This is an optimization exercise on Yosys and OpenROAD, whose aim is small area and a short achievable clock period, not a production implementation. The RTL was checked by simulation tests, not by an equivalence proof against the original design. The series may have gaps, and a smaller design here may also do less where the tests do not look.

Fig. 1: run 1, pin placement
Bar = 200 µm. Pins as bars across the die edge, other pins in grey.
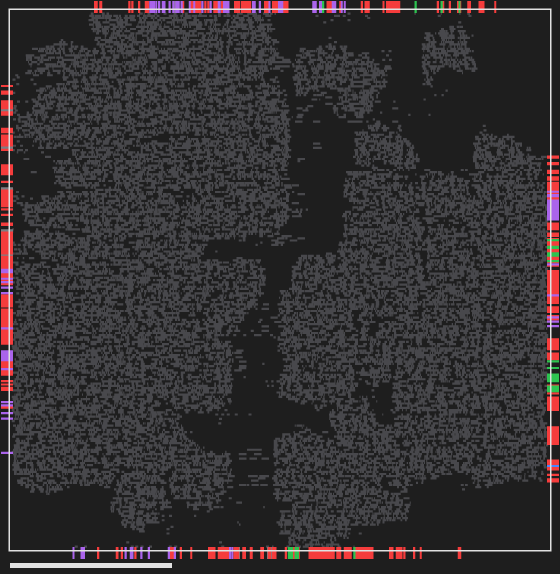
Fig. 2: run 1, wire density map
33 x 33 tiles, from black (low) to pale yellow (high), scaled to the fullest tile. Values are wire area over tile area, all layers added.
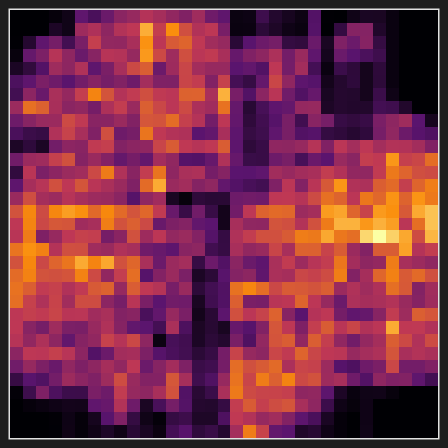
Fig. 3: run 1, clock tree after CTS
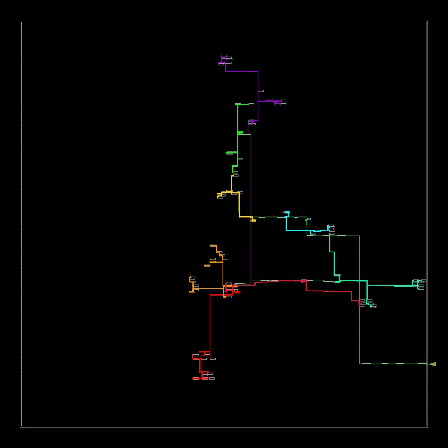
**run.sh**
```bash
#!/bin/bash
# synth_recipe.tcl (not shown) runs the flow's synth.tcl, then flattens the netlist and writes it again
# the make line also repeats each setting of config.mk as NAME=value (left out here)
make -C /OpenROAD-flow-scripts/flow DESIGN_CONFIG=/design/flow/config.mk WORK_HOME=/design/flow/orfs CLKGATE_MAP_FILE= SYNTH_SCRIPT=/design/flow/synth_recipe.tcl finish
```
**config.mk**
```make
export PLATFORM = sky130hd
export DESIGN_NAME = KiwiNPU
export DESIGN_NICKNAME = KiwiNPU
export VERILOG_FILES = /design/flow/design.v
export SDC_FILE = /design/flow/constraint.sdc
export NUM_CORES = 4
export LEC_CHECK = 0
export CAP_MARGIN = 20
export CORE_MARGIN = 2
export CORE_UTILIZATION = 40
export SLEW_MARGIN = 20
```
**constraint.sdc**
```tcl
create_clock -name core_clock -period 12.0 [get_ports {clk}]
set_input_delay 2.4000 -clock core_clock [delete_from_list [all_inputs] [get_ports {clk}]]
set_output_delay 2.4000 -clock core_clock [all_outputs]
set_load 0.01 [all_outputs]
```
**design.v**
```verilog
module Clamper #(
  parameter int DATA_WIDTH = 8,
  parameter int ACC_WIDTH  = (8*2 + $clog2(4))
) (
  input  logic signed [ ACC_WIDTH-1:0] in,
  output logic signed [DATA_WIDTH-1:0] out
);
  localparam MIN_VAL = -(1 << (DATA_WIDTH - 1));   
  localparam MAX_VAL = (1 << (DATA_WIDTH - 1)) - 1;   
  always_comb begin
    if (in > MAX_VAL) begin
      out = MAX_VAL;
    end else if (in < MIN_VAL) begin
      out = MIN_VAL;
    end else begin
      out = $signed(in[DATA_WIDTH-1:0]);
    end
  end
endmodule
module ReLU #(
  parameter int DATA_WIDTH = 8
) (
  input  logic signed [DATA_WIDTH-1:0] in,   
  output logic signed [DATA_WIDTH-1:0] out   
);
  always_comb begin
    if ($signed(in) < 0) begin
      out = '0;
    end else begin
      out = in;
    end
  end
endmodule
module PreActivation #(
  parameter int N = 4,   
  parameter DATA_WIDTH = 8,   
  parameter int ACC_WIDTH = (8*2 + $clog2(4))   
) (
  input  logic signed [N*DATA_WIDTH-1:0] x,    
  input  logic signed [N*DATA_WIDTH-1:0] w,    
  input  logic signed [  DATA_WIDTH-1:0] b,    
  output logic signed [   ACC_WIDTH-1:0] pre   
);
  logic signed [DATA_WIDTH-1:0] x_arr                     [N];
  logic signed [DATA_WIDTH-1:0] w_arr                     [N];
  logic signed [ ACC_WIDTH-1:0] dp;   
  genvar gi;
  generate
    for (gi = 0; gi < N; gi++) begin
      assign x_arr[gi] = x[gi*DATA_WIDTH+:DATA_WIDTH];
      assign w_arr[gi] = w[gi*DATA_WIDTH+:DATA_WIDTH];
    end
  endgenerate
  always_comb begin
    dp = '0;
    for (int i = 0; i < N; i++) begin
      dp += x_arr[i] * w_arr[i];
    end
    pre = dp + {{(ACC_WIDTH-DATA_WIDTH){b[DATA_WIDTH-1]}}, b};   
  end
endmodule
module Perceptron #(
  parameter int N = 4,   
  parameter int DATA_WIDTH = 8,   
  parameter int ACC_WIDTH = (8*2 + $clog2(4))   
) (
  input  logic                           clk,     
  input  logic                           rst_n,   
  input  logic signed [N*DATA_WIDTH-1:0] x,       
  input  logic signed [N*DATA_WIDTH-1:0] w,       
  input  logic signed [  DATA_WIDTH-1:0] b,       
  output logic signed [  DATA_WIDTH-1:0] y        
);
  logic signed [DATA_WIDTH-1:0] x_arr[N];
  logic signed [DATA_WIDTH-1:0] w_arr[N];
  genvar i;
  generate
    for (i = 0; i < N; i++) begin
      assign x_arr[i] = x[i*DATA_WIDTH+:DATA_WIDTH];
      assign w_arr[i] = w[i*DATA_WIDTH+:DATA_WIDTH];
    end
  endgenerate
  logic signed [ ACC_WIDTH-1:0] pre;   
  logic signed [DATA_WIDTH-1:0] pre_clamped;   
  logic signed [DATA_WIDTH-1:0] relu_out;   
  PreActivation #(
    .N         (N),
    .DATA_WIDTH(DATA_WIDTH),
    .ACC_WIDTH (ACC_WIDTH)
  ) pre_activation (
    .x  (x),
    .w  (w),
    .b  (b),
    .pre(pre)
  );
  Clamper #(
    .DATA_WIDTH(DATA_WIDTH),
    .ACC_WIDTH (ACC_WIDTH)
  ) clamp (
    .in (pre),
    .out(pre_clamped)
  );
  ReLU #(
    .DATA_WIDTH(DATA_WIDTH)
  ) act (
    .in (pre_clamped),
    .out(relu_out)
  );
  always_ff @(posedge clk or negedge rst_n) begin
    if (!rst_n) begin
      y <= '0;
    end else begin
      y <= relu_out;
    end
  end
endmodule
module Layer #(
  parameter int IN_N = 4,   
  parameter int OUT_N = 4,   
  parameter int DATA_WIDTH = 8,   
  parameter int ACC_WIDTH = (8*2 + $clog2(4))   
) (
  input  logic                                    clk,       
  input  logic                                    rst_n,     
  input  logic signed [      IN_N*DATA_WIDTH-1:0] in_vec,    
  input  logic signed [OUT_N*IN_N*DATA_WIDTH-1:0] weights,   
  input  logic signed [     OUT_N*DATA_WIDTH-1:0] biases,    
  output logic signed [     OUT_N*DATA_WIDTH-1:0] out_vec    
);
  genvar i;
  generate
    for (i = 0; i < OUT_N; i++) begin : gen_neurons
      Perceptron #(
        .N         (IN_N),
        .DATA_WIDTH(DATA_WIDTH),
        .ACC_WIDTH (ACC_WIDTH)
      ) u_neuron (
        .clk  (clk),
        .rst_n(rst_n),
        .x    (in_vec),
        .w    (weights[i*IN_N*DATA_WIDTH+:IN_N*DATA_WIDTH]),
        .b    (biases[i*DATA_WIDTH+:DATA_WIDTH]),
        .y    (out_vec[i*DATA_WIDTH+:DATA_WIDTH])
      );
    end
  endgenerate
endmodule
module KiwiNPU #(
  parameter integer NUM_LAYERS = 3,
  parameter [NUM_LAYERS*8-1:0] LAYER_SIZES = {8'd4, 8'd8, 8'd4},
  parameter integer DATA_WIDTH = 8
) (
  input wire clk,    
  input wire rst_n,  
  input wire signed [get_layer_size(0)*DATA_WIDTH - 1 : 0] in_vec,
  input wire signed [calc_weights_bits() - 1 : 0] weights_flat,
  input wire signed [calc_biases_bits() - 1 : 0] biases_flat,
  output wire signed [get_layer_size(NUM_LAYERS-1)*DATA_WIDTH - 1 : 0] out_vec
);
  function integer get_layer_size;
    input integer idx;
    integer offset;
    begin
      offset         = (NUM_LAYERS - 1 - idx) * 8;
      get_layer_size = {24'd0, LAYER_SIZES[offset+:8]};
    end
  endfunction
  function integer calc_weights_bits;
    integer sum;
    integer j;
    integer sz_j;
    integer sz_jm1;
    begin
      sum = 0;
      for (j = 1; j < NUM_LAYERS; j = j + 1) begin
        sz_j   = get_layer_size(j);
        sz_jm1 = get_layer_size(j - 1);
        sum    = sum + (sz_j * sz_jm1 * DATA_WIDTH);
      end
      calc_weights_bits = sum;
    end
  endfunction
  function integer calc_biases_bits;
    integer sum;
    integer j;
    integer sz_j;
    begin
      sum = 0;
      for (j = 1; j < NUM_LAYERS; j = j + 1) begin
        sz_j = get_layer_size(j);
        sum  = sum + (sz_j * DATA_WIDTH);
      end
      calc_biases_bits = sum;
    end
  endfunction
  function integer weight_offset;
    input integer idx;
    integer acc;
    integer k;
    integer s_k;
    integer s_km1;
    begin
      acc = 0;
      for (k = 1; k < idx; k = k + 1) begin
        s_k   = get_layer_size(k);
        s_km1 = get_layer_size(k - 1);
        acc   = acc + (s_k * s_km1 * DATA_WIDTH);
      end
      weight_offset = acc;
    end
  endfunction
  function integer bias_offset;
    input integer idx;
    integer acc;
    integer k;
    integer s_k;
    begin
      acc = 0;
      for (k = 1; k < idx; k = k + 1) begin
        s_k = get_layer_size(k);
        acc = acc + (s_k * DATA_WIDTH);
      end
      bias_offset = acc;
    end
  endfunction
  genvar j;
  generate
    for (j = 1; j < NUM_LAYERS; j = j + 1) begin : gen_layers
      localparam integer LSIZE_IN = get_layer_size(j - 1);
      localparam integer LSIZE_OUT = get_layer_size(j);
      localparam integer IN_WIDTH = LSIZE_IN * DATA_WIDTH;
      localparam integer OUT_WIDTH = LSIZE_OUT * DATA_WIDTH;
      localparam integer WEIGHT_SZ = LSIZE_IN * LSIZE_OUT * DATA_WIDTH;
      localparam integer BIAS_SZ = LSIZE_OUT * DATA_WIDTH;
      localparam integer OFFSET_WEIGHTS = weight_offset(j);
      localparam integer OFFSET_BIAS = bias_offset(j);
      wire signed [IN_WIDTH   - 1 : 0] layer_in;
      wire signed [OUT_WIDTH  - 1 : 0] layer_out;
      wire signed [ WEIGHT_SZ - 1 : 0] layer_weights;
      assign layer_weights = weights_flat[OFFSET_WEIGHTS+:WEIGHT_SZ];
      wire signed [BIAS_SZ   - 1 : 0] layer_biases;
      assign layer_biases = biases_flat[OFFSET_BIAS+:BIAS_SZ];
      if (j == 1) begin
        assign layer_in = in_vec;
      end else begin
        assign layer_in = gen_layers[j-1].layer_out;
      end
      Layer #(
        .IN_N      (LSIZE_IN),
        .OUT_N     (LSIZE_OUT),
        .DATA_WIDTH(DATA_WIDTH),
        .ACC_WIDTH (DATA_WIDTH * 2 + $clog2(LSIZE_IN))
      ) u_layer_inst (
        .clk    (clk),
        .rst_n  (rst_n),
        .in_vec (layer_in),
        .weights(layer_weights),
        .biases (layer_biases),
        .out_vec(layer_out)
      );
      if (j == NUM_LAYERS - 1) begin
        assign out_vec = layer_out;
      end
    end
  endgenerate
endmodule
```
==> metrics.yaml, run 1 <==
run_status:
  status: "finished clean"
die:
  nWellTaps: 5757
  pin_count: 674
  initial_core_util: 0.4013
  core_um2: 437800
  die_area_um2: 444500
  fp-row-count: 243
layout:
  multiInputGateArea_um2: 152100
  multi_input_gates: 14140
  nNetsFinal: 27140
  nFlopsAndLatches: 84
  regArea_um2: 2106
  reg_top3: "gen_layers.u_layer_inst.gen_neurons.u_neuron.y: 84 flops"
  largest_register_ff_count: 84
  area_delta_synth_final_pct: 8.091
  antenna_cells: 104
  multi_input_area_share: 0.8007
  n_fill_cell: 43570
  sh_seq_area: 0.01109
  dominant-cell-class: "multi-input combinational cells"
  num-nonclk-inverters: 5304
  clkbuf_count: 10
  clock_cell_area_share: 0.001772
  buffers: 842
  regMostFlops: "gen_layers.u_layer_inst.gen_neurons.u_neuron.y"
  area_share_nonclk_buffers: 0.04230
  drive_gt1_frac: 0.01550
global_routing:
  antenna_found_initial: 205
  grt_pass1_vias: 134300
  grt_max_degree: 45
  grt_overflow: 0
  grt_pass1_wl_um: 788200
detailed_routing:
  wl_met3_um: 26750
  wl_met2_um: 246100
  dr.pass1.iters: 6
  dr.max_layer_used: "met5"
  drt.antenna.violating_nets: 0
  drt_iter0_drc: 6850
  drc: 0
  vias_per_cell: 4.941
  wl_met1_um: 208700
logic_synthesis:
  synth.yosys.seq_area_share: 0.01196
  synth_top_family_by_area: "adder cells"
  ys_ff_latch: 84
  synth_async_sr_flop_share: 1.000
  synth_fa_ha_area_frac: 0.5899
  netlist_top_cells_area: "fa_1 41%, ha_1 18%, inv_1 11%, and2_1 8.3%, xnor2_1 3.3%"
  yosys_warnings: 15
  netlist_area_um2: 175700
  synthXorXnorAreaFrac: 0.04601
  synth_edf_count: 0
  synth_cell_types: 87
  synth_mux_area_frac: 0.001937
  syn_avg_cell_area_um2: 8.806
  synth_compound_area_frac: 0.06179
  synth_top_area_frac: 0.4102
  synth-simple-area-share: 0.1657
  yosysTopAreaCell: "fa_1"
  ys.flop_type: "dfrtp_1"
  syn_inst: 19950
timing:
  slew-limit-headroom: 0.3016
  fin_ws_ns: 0.7927
  finalMaxSlewViolations: 0
  worst_pin_slew_ns: 1.048
  period_needed_ns: 11.21
  skew_ns: 0.02741
  rsz0062_at_grt: "no"
  tns_ns: 0
  clock.fmax_ghz: 0.08923
  period_share: 0.9339
  setup_viol: 0
  hold_viol_final: 0
clock_network:
  post_cts_resize_count: 0
  cts-root-buf: "clkbuf_16"
  holdBufCountCts: 0
  clk_latency_ns: 0.43
  cts_buffer_depth: 2
  htree_levels: 3
  cts_tree: "yes"
  path_clk_slew_ns: 0.10
  cts_setup_buffers: 0
job:
  drv_cap: 0
worst_setup_path:
  r2r_cells: 34
  crit_path_start_kind: "primary input"
  arrival_ns: 11.48
  crit_type: "primary input to register"
  cp_slowest_cell: "clkdlybuf4s50_1"
  critical_path_required_ns: 12.28
  cp-end-kind: "register"
  r2r_setup_slack_ns: 2.19
  cpPeakStageDelay_ns: 0.62
  worst_path_most_repeated_cell: "fa_1"
  cp_max_fo: 8
min_path:
  holdPathStages: 6
  hold_class: "register to register"
placed_design:
  hpwl_um: 450700
  gp_congestion: 0.9083
  dp_slack_ns: 0.2894
About Fig. 1:
blue -> `clk`  # pins 1, direction input, edge east
green -> `out_vec`  # pins 32, direction output, edge 20 east, 8 south, 4 north
red -> `weights_flat`  # pins 512, direction input, edge 147 west, 137 east, 115 south, 113 north
purple -> `biases_flat`  # pins 96, direction input, edge 40 north, 24 east, 20 west, 12 south
IO Port Bufs: 669
Die Wd: 666.7 µm

About Fig. 2:
mean over tiles = 0.19
densest ninth of the die = east
emptiest ninth of the die = north-east
tiles over half the peak = 27%
nearly empty tiles = 6.6%
gr usage total: 0.2319
Vias: 129700
total wire length: 505400 µm
Avg WL per Cell: 19.26 µm

About Fig. 3:
Clock Sinks: 84
cts bufs inserted: 9

-- run 1: cells in the mapped netlist (117+ instances only) --
| cell type | n |
|---|---|
| nand2_1 | 1343 |
| a21oi_1 | 542 |
| nand3_1 | 165 |
| clkbuf_1 | 419 |
| o21ai_0 | 292 |
| fa_1 | 3600 |
| ha_1 | 2524 |
| nor2b_1 | 223 |
| nor3_1 | 223 |
| inv_1 | 5304 |
| xor2_1 | 264 |
| a21o_1 | 172 |
| nand2b_1 | 363 |
| nor2_1 | 370 |
| o21bai_1 | 117 |
| xnor2_1 | 652 |
| and2_1 | 2343 |
-- run 1: per-stage QoR --
stage	area (µm²)	std cells	hold slack [ns]	util
after global placement	189300	26120	1.445	0.4324
after CTS	189600	26140	1.484	0.4332
final	189900	26240	1.461	0.4338
after global routing	189800	26180	1.560	0.4334
after floorplan	175700	19960	1.189	-
after detailed placement	189300	26120	1.457	0.4324
-- run 1: worst max-delay path by stage --
| stage | start | to | slack, ns |
|---|---|---|---|
| finish | weights_flat[442] | register | 0.79 |
| global route | weights_flat[426] | register | 0.07 |
| global placement | weights_flat[442] | register | 0.31 |
| detailed placement | weights_flat[442] | register | 0.29 |
| CTS | weights_flat[442] | register | 0.67 |
| floorplan | weights_flat[256] | register | 1.82 |
-- run 1: critical path, delay by kind of cell --
| family | cells | cell delay (ns) |
|---|---|---|
| AOI/OAI and AO/OA | 12 | 2.39 |
| and+or+nand+nor | 5 | 1.05 |
| adders and majority gates | 10 | 4.54 |
| buffers and inverters | 7 | 1.09 |
-- run 1: cells in the final DEF (no fill, tap or decap), types with 117 or more instances in the layout --
master           count
o21bai_1           117
nand2_1           1343
fa_1              3600
nor2b_1            223
inv_1             5304
nand3_1            165
nor3_1             223
a21oi_1            542
buf_4              158
xnor2_1            652
ha_1              2524
o21ai_0            292
a21o_1             172
nand2b_1           363
xor2_1             264
clkdlybuf4s50_1    636
nor2_1             370
and2_1            2343
-- run 1: metal layers --
metal,global-route usage,vias up
met2,0.3963,2753
met5,0,-
met4,0.09271,94
met1,0.2965,65060
met3,0.03012,628
li1,-,61130
==> run 2: too many edits to list; what changed since run 1 <==
design.v: 266 -> 19651 lines; modules unchanged: 0
  KiwiNPU: edited, 119 -> 19651 lines
  removed: Clamper, ReLU, PreActivation, Perceptron, Layer
==> flow/run.sh (new file) <==
#!/bin/bash
# The standard layout, with Yosys's generic ABC pass skipped before full-adder
# extraction (SYNTH_ARGS=-noabc), so the hand-built adder trees in the RTL map
# onto full-adder cells as written. ABC still maps the rest afterwards.
set -euo pipefail
bash standard.sh SYNTH_ARGS=-noabc finish > standard_flow.log 2>&1
==> standard.sh (new file) <==
#!/bin/bash
# synth_recipe.tcl (not shown) runs the flow's synth.tcl, then flattens the netlist and writes it again
# the make line also repeats each setting of config.mk as NAME=value (left out here)
make -C /OpenROAD-flow-scripts/flow DESIGN_CONFIG=/design/flow/config.mk WORK_HOME=/design/flow/orfs CLKGATE_MAP_FILE= SYNTH_SCRIPT=/design/flow/synth_recipe.tcl "${@:-finish}"
removed: run.sh
Fig. 4: run 2, clock tree after CTS
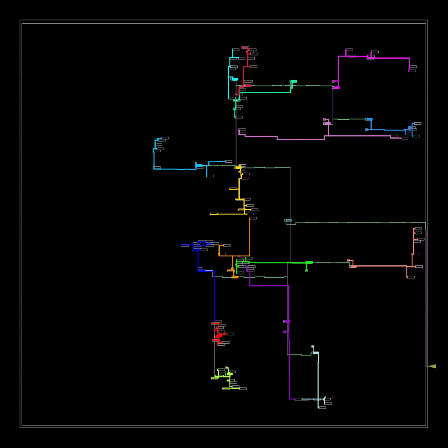
Clock Sinks: 116
cts bufs inserted: 17
root buffer cell: clkbuf_16
number of sequential cells: 116

Fig. 5: run 2, pin placement
Bar = 200 µm. Pins as bars across the die edge, other pins in grey.
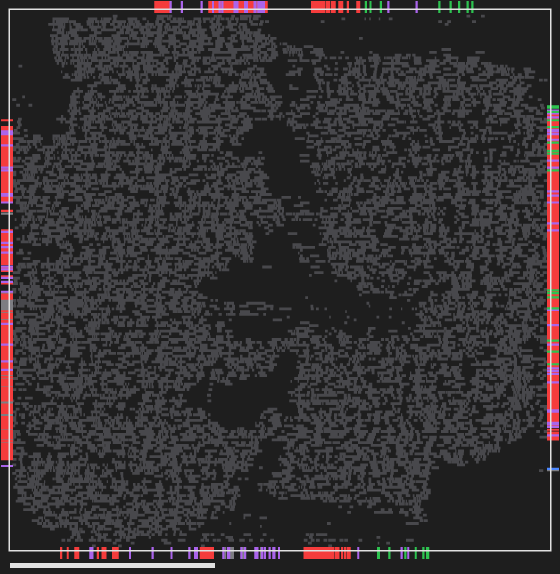
blue -> `clk`  # pins 1, direction input, edge east
green -> `out_vec`  # pins 32, direction output, edge 16 east, 8 north, 8 south
red -> `weights_flat`  # pins 512, direction input, edge 194 east, 168 west, 85 north, 65 south
purple -> `biases_flat`  # pins 96, direction input, edge 27 east, 24 south, 23 west, 22 north
all pins by edge = 239 east, 213 west, 118 north, 104 south

==> metrics.yaml, run 2 <==
global_routing:
  grt_max_degree: 67  # was 45
  grt_use_total: 0.3428  # was 0.2319
  grt_overflow: 0  # unchanged
  grt_pass1_wl_um: 679000  # was 788200 µm
  grt_pass1_vias: 93970  # was 134300
  antenna_found_initial: 108  # was 205
die:
  initial_core_util: 0.4030  # was 0.4013
  core_um2: 271200  # was 437800 µm²
  die_area_um2: 277500  # was 444500 µm²
  fp-row-count: 191  # was 243
layout:
  regArea_um2: 2935  # was 2106 µm²
  nNetsFinal: 14540  # was 27140
  final_common_cell: "fa_1"  # was inv_1
  final_cell_mix: "2993 x fa_1, 1761 x and2_1, 1075 x inv_1"  # was 5304 x inv_1, 3600 x fa_1, 2524 x ha_1
  utilization: 0.4404  # was 0.4338
  n_fill_cell: 25520  # was 43570
  area_delta_synth_final_pct: 9.287  # was 8.091%
  drive_gt1_frac: 0.02590  # was 0.01550
  multiInputGateArea_um2: 99280  # was 152100 µm²
clock_network:
  htree_levels: 4  # was 3
  cts_setup_buffers: 0  # unchanged
  clk_latency_ns: 0.58  # was 0.43 ns
  cts_buffer_depth: 2  # unchanged
  post_cts_resize_count: 0  # unchanged
  cts_tree: "yes"  # unchanged
worst_setup_path:
  r2r_setup_slack_ns: 3.36  # was 2.19 ns
  worst_path_most_repeated_cell: "fa_1"  # unchanged
  r2r_cells: 19  # was 34
  arrival_ns: 10.14  # was 11.48 ns
  crit_type: "primary input to register"  # unchanged
  cp_max_fo: 33  # was 8
  setup.worst_path.end: "hq2_7_3"
  critical_path_required_ns: 12.34  # was 12.28 ns
  cp-end-kind: "register"  # unchanged
  cp_slowest_cell: "o2111ai_1"  # was clkdlybuf4s50_1
  crit_path_start_kind: "primary input"  # unchanged
  cpPeakStageDelay_ns: 0.77  # was 0.62 ns
detailed_routing:
  drt.antenna.violating_nets: 0  # unchanged
  dr.pass1.iters: 8  # was 6
  vias: 84160  # was 129700
  drc: 0  # unchanged
  drt-total-wl_um: 472300  # was 505400 µm
  vias_per_cell: 5.998  # was 4.941
  drt_iter0_drc: 10340  # was 6850
  wire_per_inst_um: 33.66  # was 19.26 µm
run_status:
  status: "finished clean"  # unchanged
placed_design:
  hpwl_um: 364000  # was 450700 µm
  gp_congestion: 1.058  # was 0.9083
  io_buffers: 669  # unchanged
logic_synthesis:
  synth_cell_types: 54  # was 87
  syn_inst: 10300  # was 19950
  ys.flop_type: "dfrtp_1"  # unchanged
  yosys_warnings: 1  # was 15
  synth_async_sr_flop_share: 1.000  # unchanged
  synth.yosys.seq_area_share: 0.02655  # was 0.01196
  netlist_top_cells_area: "fa_1 55%, and2_1 10%, xnor2_1 7.3%, ha_1 6.1%, a22oi_1 5.2%"  # was fa_1 41%, ha_1 18%, inv_1 11%, and2_1 8.3%, xnor2_1 3.3%
  syn_avg_cell_area_um2: 10.62  # was 8.806 µm²
  synth_top_area_frac: 0.5481  # was 0.4102
  synth_edf_count: 0  # unchanged
  netlist_area_um2: 109300  # was 175700 µm²
  ys_ff_latch: 116  # was 84
  yosysMostFrequentCell: "fa_1"  # was inv_1
  yosysTopAreaCell: "fa_1"  # unchanged
timing:
  period_share: 0.8166  # was 0.9339
  tns_ns: 0  # unchanged
  period_needed_ns: 9.799  # was 11.21 ns
  skew_ns: 0.03524  # was 0.02741 ns
  finalMaxSlewViolations: 0  # unchanged
  holdWs_ns: 1.502  # was 1.461 ns
  clock.fmax_ghz: 0.1021  # was 0.08923 GHz
  setup_viol: 0  # unchanged
  hold_viol_final: 0  # unchanged
  slew-limit-headroom: 0.1191  # was 0.3016
  worst_pin_slew_ns: 1.321  # was 1.048 ns
min_path:
  hold_class: "register to register"  # unchanged
Fig. 6: run 2, wire density map
26 x 26 tiles, from black (low) to pale yellow (high), scaled to the fullest tile. Values are wire area over tile area, all layers added.
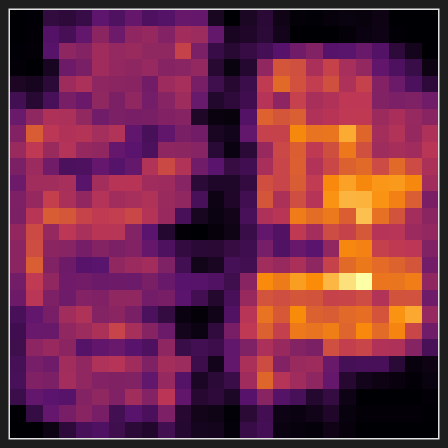
mean over tiles = 0.30
fullest tile = 0.91
tiles over half the peak = 20%
nearly empty tiles = 7.5%
densest ninth of the die = east

## run 2: changes by cell type in the layout (fill, tap and decap cells not counted), moves of 582 or more
cell	change
inv_1	-4229
ha_1	-1991
and2_1	-582
fa_1	-607
a22oi_1	+759
nand2_1	-885
## run 2: area by class of cell
cell class | instances | area share
flip-flops and latches | 116 | 0.02457
clock inverters | 12 | 0.001005
clock buffers | 20 | 0.003823
inverters | 1075 | 0.03378
well taps | 3570 | 0.03739
multi-input cells | 8331 | 0.8310
repair buffers | 833 | 0.06685
diodes | 74 | 0.001550
## run 2: how the worst min path moves through the flow
| stage | start | end | slack (ns) | cells past startpoint |
|---|---|---|---|---|
| floorplan | hqn_1_0 | yq_1[0] | 1.13 | 6 |
| global placement | hq1_5_0 | yq_0[0] | 1.47 | 8 |
| detailed placement | hq1_5_0 | yq_0[0] | 1.48 | 8 |
| CTS | hq1_5_0 | yq_0[0] | 1.50 | 8 |
| global route | hqn_7_0 | yq_3[0] | 1.62 | 7 |
| finish | hq1_5_0 | yq_0[0] | 1.50 | 8 |
## run 2: metal layers
metal,vias to the layer above,share of wire,track usage
met3,1386,0.12,0.1123
met4,58,0.066,0.1888
met2,6290,0.43,0.5097
met1,44180,0.37,0.4404
li1,32240,-,-
met5,-,0.0011,0
## run 2: per-stage QoR
stage	std cells	area [µm²]	setup slack [ns]
floorplan	10300	109300	3.922
global placement	13930	118700	1.926
detailed placement	13930	118700	1.837
CTS	13960	119300	2.433
global route	14000	119400	2.096
finish	14030	119500	2.201
## run 2: cells by family (layout without fill, tap and decap cells)
family                   count (synthesis)  in the layout  synth area share
adder cells (fa/ha/maj)               3526           3526            0.6091
AND/OR/NAND/NOR                       2442           2442            0.1272
buffers and inverters                 1852           1940           0.06538
AO/OA/AOI/OAI                         1290           1290           0.08570
XOR/XNOR                              1038           1038           0.08317
flip-flops                             116            116           0.02655
multiplexers                            31             31          0.002839
other                                    1             78        0.00003430
## run 2: worst max-delay path: cells and delay by family
kind | cells | cell delay [ns]
buffers and inverters | 2 | 1.11
AO/OA/AOI/OAI | 4 | 1.49
AND/OR/NAND/NOR | 5 | 1.34
adder cells (fa/ha/maj) | 8 | 3.67

[afterwards: timing with drivers on the ports]
The flow's constraints put no driver on any port. The routed layouts listed below were extracted and timed again, unchanged, in two steps. Step 1 (the two cells are an assumption about what drives the block):
set clk [get_ports {clk}]
set_driving_cell -lib_cell sky130_fd_sc_hd__clkbuf_16 $clk
set_driving_cell -lib_cell sky130_fd_sc_hd__buf_2 [delete_from_list [all_inputs] $clk]
Step 2 adds t to the input delays and takes it off the output delays; t is the mean of the earliest and latest rising clock arrival at the registers after step 1. Input paths then give back, and output paths get back, about the clock's delay inside the block. a / b / c = ideal ports / drivers / drivers and shift; a / b = the first two.
run	t (ns)	slack for setup (ns)	worst hold slack (ns)	clock arrival spread, ns	worst data-port slew with drivers (ns)
run 1	0.516	0.793 / 0.800 / 0.285	1.461 / 1.461 / 1.461	0.027 / 0.027	0.29
run 2	0.651	2.201 / 2.263 / 1.613	1.502 / 1.502 / 1.502	0.038 / 0.037	0.20
After both steps setup and hold are still met in every run listed. For run 2, which loses most, drivers alone change the setup slack by +0.062 ns; drivers and shift together by -0.588 ns.
